This is an optimization exercise on Yosys and OpenROAD, whose aim is small area, a short achievable clock period and few clock cycles per item, not a production implementation. In this exercise RTL edits were held to simulation tests only and were not proved equivalent to the original. No activity file was given, so power comes from the tool's default toggle rates.

**Sequential cells colored by netlist name**

Scale: 3 px per um. Other sequential cells in the stronger gray, the rest of the logic in the fainter gray.
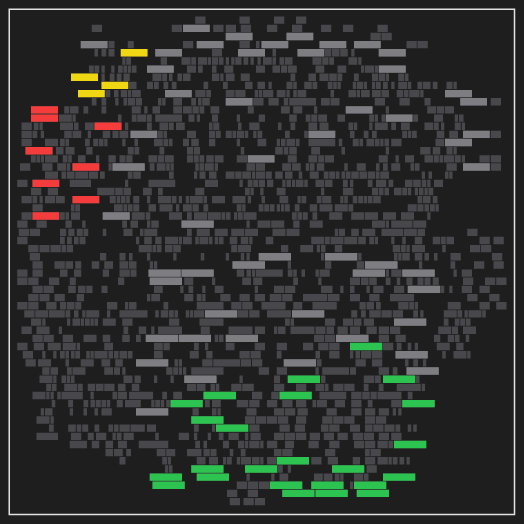
**Metal 3**

Scale: 3 px per um. Cells faint in the background.
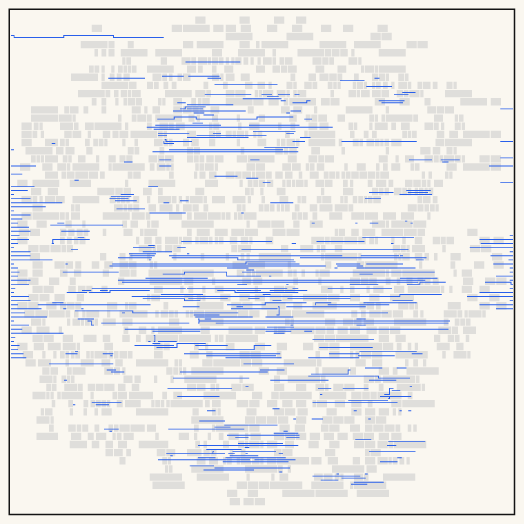
**Clock distribution**

Scale: 3 px per um.
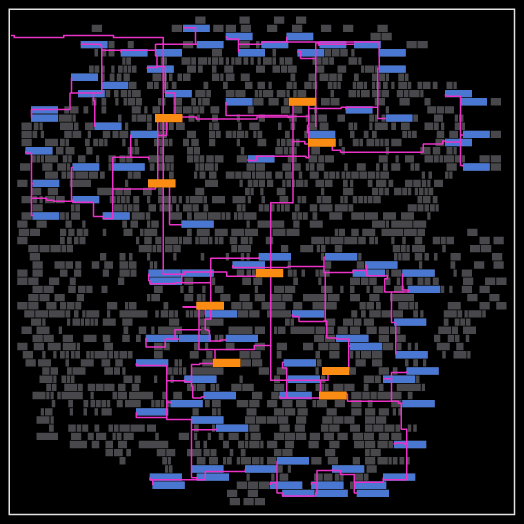
**M4 wires**

Scale: 3 px per um. Cells faint in the background.
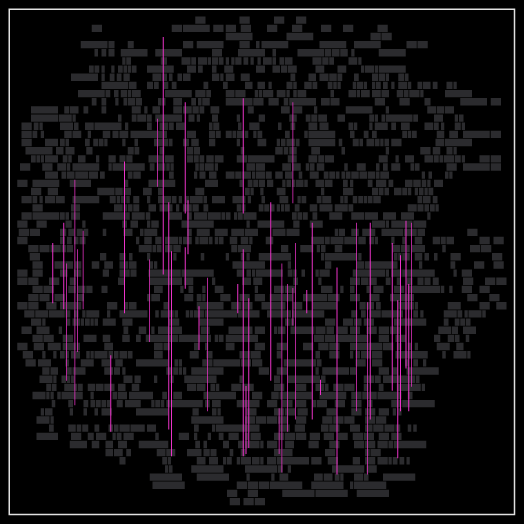
==> design/flow/run.sh <==
#!/bin/bash
# synth_recipe.tcl (not shown) runs the flow's synth.tcl, then flattens the netlist and writes it again
# the make line also repeats each setting of config.mk as NAME=value (left out here)
make -C /OpenROAD-flow-scripts/flow DESIGN_CONFIG=/design/flow/config.mk WORK_HOME=/design/flow/orfs CLKGATE_MAP_FILE= SYNTH_SCRIPT=/design/flow/synth_recipe.tcl finish
==> design/flow/config.mk <==
export PLATFORM = sky130hd
export DESIGN_NAME = FP_Add
export DESIGN_NICKNAME = FP_Add
export VERILOG_FILES = /design/flow/design.v
export SDC_FILE = /design/flow/constraint.sdc
export NUM_CORES = 4
export LEC_CHECK = 0
export CAP_MARGIN = 20
export CORE_MARGIN = 2
export CORE_UTILIZATION = 40
export SLEW_MARGIN = 20
==> design/flow/constraint.sdc <==
create_clock -name core_clock -period 11.0 [get_ports {clk}]
set_input_delay 2.2000 -clock core_clock [delete_from_list [all_inputs] [get_ports {clk}]]
set_output_delay 2.2000 -clock core_clock [all_outputs]
set_load 0.01 [all_outputs]
==> design/flow/design.v <==
(* DONT_TOUCH = "TRUE" *)
module unpack(
    input [31:0] x ,
    output sign ,
    output [7:0] Exponent ,
    output [23:0] Fraction_withhidden_1 
);
assign sign = x[31];
assign Exponent = x[30:23];
assign Fraction_withhidden_1 = {1'b1,x[22:0]} ;
endmodule
(* DONT_TOUCH = "TRUE" *)
module pack(
    input sign ,
    input  [7:0] Exponent,
    input [23:0] Fraction_withhidden_1,
    output  [31:0] x 
);
assign x = {sign , Exponent , Fraction_withhidden_1[22:0] };
endmodule
(* DONT_TOUCH = "TRUE" *)
module Add (
input [23:0] a ,
input [23:0] b , 
input cin ,
output[23:0] s ,
output cout 
);
assign {cout,s}= a+b+cin ;
endmodule
(* DONT_TOUCH = "TRUE" *)
module FP_Add(
    input clk,
    input rst,
    input [31:0] a ,
    input [31:0] b ,
    output reg done,
    output [31:0] out 
);
wire        a_sign ;
wire [7:0]  a_Exponent;
wire [23:0] a_fraction;
wire        b_sign;
wire [7:0]  b_Exponent;
wire [23:0] b_fraction;
reg        a_sign_reg ;
reg [7:0]  a_Exponent_reg;
reg [23:0] a_fraction_reg;
reg        b_sign_reg;
reg [7:0]  b_Exponent_reg;
reg [23:0] b_fraction_reg;
reg [3:0] state;
wire [7:0]  e_ab ;
reg  [7:0]  Exponent ;
reg         sign_reg;
wire [23:0] addfrac ;
wire        carry;
reg [23:0]  outfrac_reg;
wire        cin;
wire        signlogic;
reg         carry_reg;
unpack unpacka (
    .x(a),
    .sign(a_sign),
    .Exponent(a_Exponent),
    .Fraction_withhidden_1(a_fraction));
unpack unpackb (
    .x(b),
    .sign(b_sign),
    .Exponent(b_Exponent),
    .Fraction_withhidden_1(b_fraction));
assign e_ab = (a_Exponent>b_Exponent) ? a_Exponent - b_Exponent : b_Exponent - a_Exponent ;
assign cin = a_sign ^ b_sign ;
assign signlogic = (a[30:0]>b[30:0]) ? 1:0;
Add add_sub (
    .a(a_fraction_reg),
    .b(b_fraction_reg),
    .cin(cin),
    .s(addfrac),
    .cout(carry)
);
always @(posedge clk or posedge rst)
begin
    if (rst==1)
    begin
        state = 0 ;
        done =0;
        sign_reg=0;
        Exponent=0;
        outfrac_reg=0;
        carry_reg=0;
    end
    else
    begin
        case (state)
        0:
        begin
            if (b[30:0]==0 )
            begin
                sign_reg <= a_sign;
                Exponent <= a_Exponent;
                outfrac_reg<=a_fraction;
                state <=7;
            end
            else
                if (a[30:0]==0 )
                begin
                    sign_reg <= b_sign;
                    Exponent <= b_Exponent;
                    outfrac_reg<=b_fraction;
                    state <=7;
                end
            else
                if (b[30:0]==a[30:0] && a_sign != b_sign)
                begin
                    sign_reg <= 0;
                    Exponent <= 0;
                    outfrac_reg<=0;
                    state <=7;
                end
            else
                begin
                    a_sign_reg <= a_sign;
                    a_Exponent_reg<=a_Exponent;
                    a_fraction_reg<=a_fraction;
                    b_sign_reg<=b_sign;
                    b_Exponent_reg<=b_Exponent;
                    b_fraction_reg<=b_fraction;
                    state <=1;
                end
        end
        1:
        begin
            if (a_Exponent>b_Exponent) 
            begin
                b_fraction_reg <= b_fraction_reg >> e_ab;
                Exponent<=a_Exponent;
                state <=2;
            end
            else if (a_Exponent<b_Exponent)
            begin
                a_fraction_reg <= a_fraction_reg >> e_ab;
                Exponent<=b_Exponent;
                state <=2;
            end
            else
            begin
                Exponent<=b_Exponent;
                state <=2;
            end
        end
        2:
        begin
            if (cin)
            begin
                if (a_sign_reg)
                begin
                    sign_reg<= signlogic  ;
                    a_fraction_reg<=~a_fraction_reg;
                    state <= 3;
                end
            else
            begin
                sign_reg<= !signlogic  ;
                b_fraction_reg<=~b_fraction_reg;
                state <=3;
            end
            end 
            else 
            begin
                sign_reg<= a_sign_reg;
                state <=3;
            end
        end
        3: 
        begin
            outfrac_reg<=addfrac;
            carry_reg<=carry;
            state <=4;
        end
        4:
        begin
            if (!cin)
            begin
                if (carry_reg && outfrac_reg[23] != 1 )
                begin
                    Exponent<= Exponent+1;
                    outfrac_reg<=addfrac>>1;
                    state <=7;
                    carry_reg<=0;
                end
            else if(outfrac_reg[23] != 1)
            begin
                state <= 5 ;
            end
            else
            begin
                outfrac_reg<=addfrac;
                state <=7;
            end
            end
            else
            begin
                if (!carry_reg)
                begin
                    outfrac_reg = ~outfrac_reg +1;
                    state <= 4;
                    carry_reg<=1;
                end
                else if (outfrac_reg[23]!=1)
                begin
                    state <= 5;
                end
                else
                begin
                    state <=7;
                end
            end
        end
        5:
        begin
            outfrac_reg<= outfrac_reg<< 1 ;
            Exponent<= Exponent-1;
            state <= 4;
        end
        7:
        begin
            state<= 8  ;
            done <= 1  ;
        end 
        8:
        begin
            state<= 0;
            done<=0;
        end
        endcase 
    end
end
pack pack (
.x(out),
.sign(sign_reg),
.Exponent(Exponent),
.Fraction_withhidden_1(outfrac_reg));
endmodule
==> out/metrics.yaml <==
status: "complete, no violations"
ios: 99
worstPathArrival_ns: 7.91
dr.pass1.iters: 7
hold_violations: 0
gp_congestion: 0.971
grt_usage_pct: 29.5
drv_cap: 0
core_area_sq_mm: 0.0267
reg2reg_to: "a_fraction_reg[12]"
start_kind: "input pin"
worstPathRequired_ns: 11.13
grt_start_max_net_pins: 54
rsz0062_at_grt: "false"
r2r_slack_ns: 6.54
clk_pin_slew_ns: 0.08
endpoint_kind: "register"
ir_drop_mv: 0.0869
powerDensity_mw_per_mm2: 133
async_flop_share_pct: 44.3
use_met1_pct: 39.0
syn_nets: 1455
avgViaCountPerCell: 6.49
drc: 0
crit_path_cell_trace: "clkdlybuf4s50_1, inv_1, ha_2, buf_4, nand3_1, nor3_1, a21o_1, mux2i_4, buf_4, mux2i_1, mux2i_1, mux2i_1, inv_1, a221o_1"
ys_ff_latch: 88
timing.hold.worst.class: "reg2reg"
intPower_w: 0.000920
netlist_instances: 1315
p_comb_share_pct: 46.2
dpl.hpwl_um: 32300
finalNetCount: 1478
fp.dieH_um: 168
postRouteAntennaNets: 0
syn_avg_cell_area_sq_um: 8.18
antenna_found_initial: 2
max_slew.worst_pin.slew_ns: 1.14
h-tree-depth: 3
tns_ns: 0
power_w: 0.00160
nFillCells: 2614
cts_hold_buf: 0
slew_headroom_pct: 23.5
fin_crit_ns: 7.79
cp-startpoint: "a[23]"
cp_slowest_cell: "mux2i_4"
cts.path.max_buffers: 2
ys_seq_area_share_pct: 22.8
final_max_slew_viol_count: 0
syn_to_final_growth_pct: 12.5
core.rowCount: 60
fin_crit_sh_pct: 70.8
cts_resized: 0
seq_power_share_pct: 32.4
grt-ovfl-total: 0
p_sw_share_pct: 42.6
drt_iter0_markers: 1179
synth_edf_count: 49
crit_path_end: "b_fraction_reg[0]"
grt_pass1_wl_um: 63400
crit_top_cell: "mux2i_1"
multiInputGateArea_sq_mm: 0.00757
synth_area_sq_mm: 0.0108
cts_made_buffers: 9
drt-wirelength-per-cell_um: 24.9
cts_root_buffer: "clkbuf_16"
switchingPower_w: 0.000683
grt_util_met2_pct: 46.1
cts_sinks: 88
ys.flop_type: "edfxtp_1"
leakagePower_nw: 4.88
die_area_sq_mm: 0.0282
initial_core_util_pct: 40.3
globalRoute.busiestLayer: "met2"
die_x_um: 168
critPathKind: "in2reg"
tritoncts: "yes"
ys.warnings.count: 1
grt_pass1_vias: 10400
rr_worst_depth: 7
worst_path_largest_cell_delay_ns: 0.93
critPathMaxFanout: 53
postCtsSetupRepairBufs: 0
reg2reg_from: "state[0]"
finalSetupViolCount: 0
drive_gt1_share_pct: 5.21
portBuffers: 98
ys_types: 78
fmax_ghz: 0.128
Testbench counts, summed over its fixed seeds: cycles 33,597, ops 3,200.
About 'sequential cells colored by netlist name':
legend:
  red:
    name_in_the_netlist: `Exponent`
    sequential_cells: 8
  yellow:
    name_in_the_netlist: `state`
    sequential_cells: 4
    where: upper left
  green:
    name_in_the_netlist: `b_fraction_reg`
    sequential_cells: 24
Reg area: 0.00245 sq mm
fraction of area in registers: 20.2%

About 'metal 3':
longest straight run: 108 um
main direction: horizontal
share of all routed wire: 9.9%
DR vias: 10900
Detailed Route WL: 42000 um
global-route track usage on met3: 6.86%

About 'clock distribution':
legend:
  orange:
    item: cells driving clock nets
    count: 9
  magenta:
    item: clock wires
    length: 1710 um
  blue:
    item: flip-flops
    count: 88
flops lie: spread over the die
routed clock nets: 10
P_clk: 0.000344 W
Clock Skew: 0.00971 ns
clock share of power: 21.4%
worst skew pair latency: 0.37 ns

About 'M4 wires':
wire length on this layer: 1810 um
nets with wire on the layer: 39
main direction: vertical
share of all routed wire: 4.3%
longest straight run: 78.9 um

[cell type report]
cell class	instances	share of cell area, %
flip-flops and latches	88	20.2
repair buffers	114	9.10
inverters	66	2.05
well taps	341	3.53
diodes	1	0.0207
multi-input cells	1059	62.6
clock buffers	9	1.86
clock inverters	7	0.631
[cell usage after synthesis (14+ instances only)]
master | n | area share [%]
a31oi_1 | 21 | 1.2
xor2_1 | 20 | 1.6
o21ai_0 | 104 | 4.8
inv_1 | 66 | 2.3
o221ai_1 | 27 | 2.2
ha_1 | 69 | 8.0
a22oi_1 | 22 | 1.5
edfxtp_1 | 49 | 14
nor2_1 | 100 | 3.5
a21o_1 | 19 | 1.3
clkbuf_1 | 51 | 1.8
a221o_1 | 24 | 2.2
a221oi_1 | 22 | 1.8
nor3_1 | 23 | 1.1
mux2i_1 | 113 | 11
or3_1 | 14 | 0.81
buf_4 | 31 | 2.2
xnor2_1 | 32 | 2.6
dfrtp_1 | 39 | 9.1
a21oi_1 | 82 | 3.8
o211ai_1 | 14 | 0.98
nand3_1 | 25 | 1.2
nand2_1 | 138 | 4.8
nor4_1 | 21 | 1.2
[power by group through the flow]
stage | Clock, W | Combinational (W) | Sequential (W)
3_3_place_gp | 0 | 0.000723 | 0.000523
4_1_cts | 0.000343 | 0.000731 | 0.000516
2_1_floorplan | 0 | 0.000545 | 0.000476
3_5_place_dp | 0 | 0.000727 | 0.000523
6_report | 0.000344 | 0.000741 | 0.000519
5_1_grt | 0.000356 | 0.000797 | 0.000531
[worst max-delay path, delay by kind of cell]
kind | cells | cell delay (ns)
compound gates | 2 | 1.15
fa+ha+maj | 1 | 0.32
buf+inv | 5 | 1.84
mux | 4 | 1.86
simple gates | 2 | 0.52
[how the worst min path moves through the flow]
stage                        start             end  cells after the start
finish                 Exponent[6]     Exponent[6]                      2
global route           Exponent[5]     Exponent[5]                      2
CTS                    Exponent[6]     Exponent[6]                      2
detailed placement     Exponent[6]     Exponent[6]                      2
global placement       Exponent[5]     Exponent[5]                      2
floorplan           outfrac_reg[1]  outfrac_reg[1]                      2
[per-stage QoR]
step / instances / setup WS, ns / util [%] / hold WS, ns / instance area [sq um]
after floorplan: 1315 / 4.97 / - / 0.509 / 10800
after global placement: 1668 / 3.04 / 44.2 / 0.513 / 11800
after detailed placement: 1668 / 2.86 / 44.2 / 0.505 / 11800
after CTS: 1684 / 3.26 / 45.4 / 0.529 / 12100
after global routing: 1684 / 2.81 / 45.4 / 0.568 / 12100
final: 1685 / 3.21 / 45.4 / 0.522 / 12100
[routing by layer]
layer / vias to the layer above / routed length, um / share of wire [%]
met5: - / 0 / 0
met4: 0 / 1810 / 4.3
met3: 94 / 4130 / 9.8
met2: 614 / 18600 / 44
met1: 5220 / 17400 / 42
li1: 5013 / - / -
[cells in the final DEF (no fill, tap or decap), types with 24 or more instances in the layout]
| cell | synthesis | layout |
|---|---|---|
| a21oi_1 | 82 | 82 |
| a221o_1 | 24 | 24 |
| clkdlybuf4s50_1 | 0 | 98 |
| dfrtp_1 | 39 | 39 |
| edfxtp_1 | 49 | 49 |
| ha_1 | 69 | 68 |
| inv_1 | 66 | 66 |
| mux2i_1 | 113 | 113 |
| nand2_1 | 138 | 138 |
| nand3_1 | 25 | 25 |
| nor2_1 | 100 | 99 |
| o21ai_0 | 104 | 104 |
| o221ai_1 | 27 | 27 |
| xnor2_1 | 32 | 30 |
[cells by family after synthesis]
kind of cell / after synthesis / share of synthesized area [%]
AOI/OAI and AO/OA: 415 / 25.8
and+or+nand+nor: 384 / 16.7
buffers and inverters: 168 / 7.41
muxes: 133 / 13.9
DFF: 88 / 22.8
adders and majority gates: 74 / 8.96
xor gates and xnor gates: 53 / 4.39

==> afterwards: timing with drivers on the ports <==
In the flow no input, the clock included, has a driving cell. The finished layout below was timed again as built, in two steps. Step 1, drivers: a clkbuf_16 drives clk and a buf_2 each remaining input, both assumed. Step 2, shift: input delay + t, output delay - t, t = (earliest + latest rising clock arrival at the registers) / 2. This alone moves slack from input paths to output paths. a / b / c = no drivers / after step 1 / after step 2; a / b = the first two.
t (ns): 0.418
slack for setup (ns): 3.215 / 3.243 / 2.825
hold WS [ns]: 0.522 / 0.522 / 0.522
worst data-port slew with drivers (ns): 0.04
pins driven straight from the clock port: 1
After both steps this run still meets setup and hold. For this run, drivers alone change the setup slack by +0.028 ns; drivers and shift together by -0.390 ns.
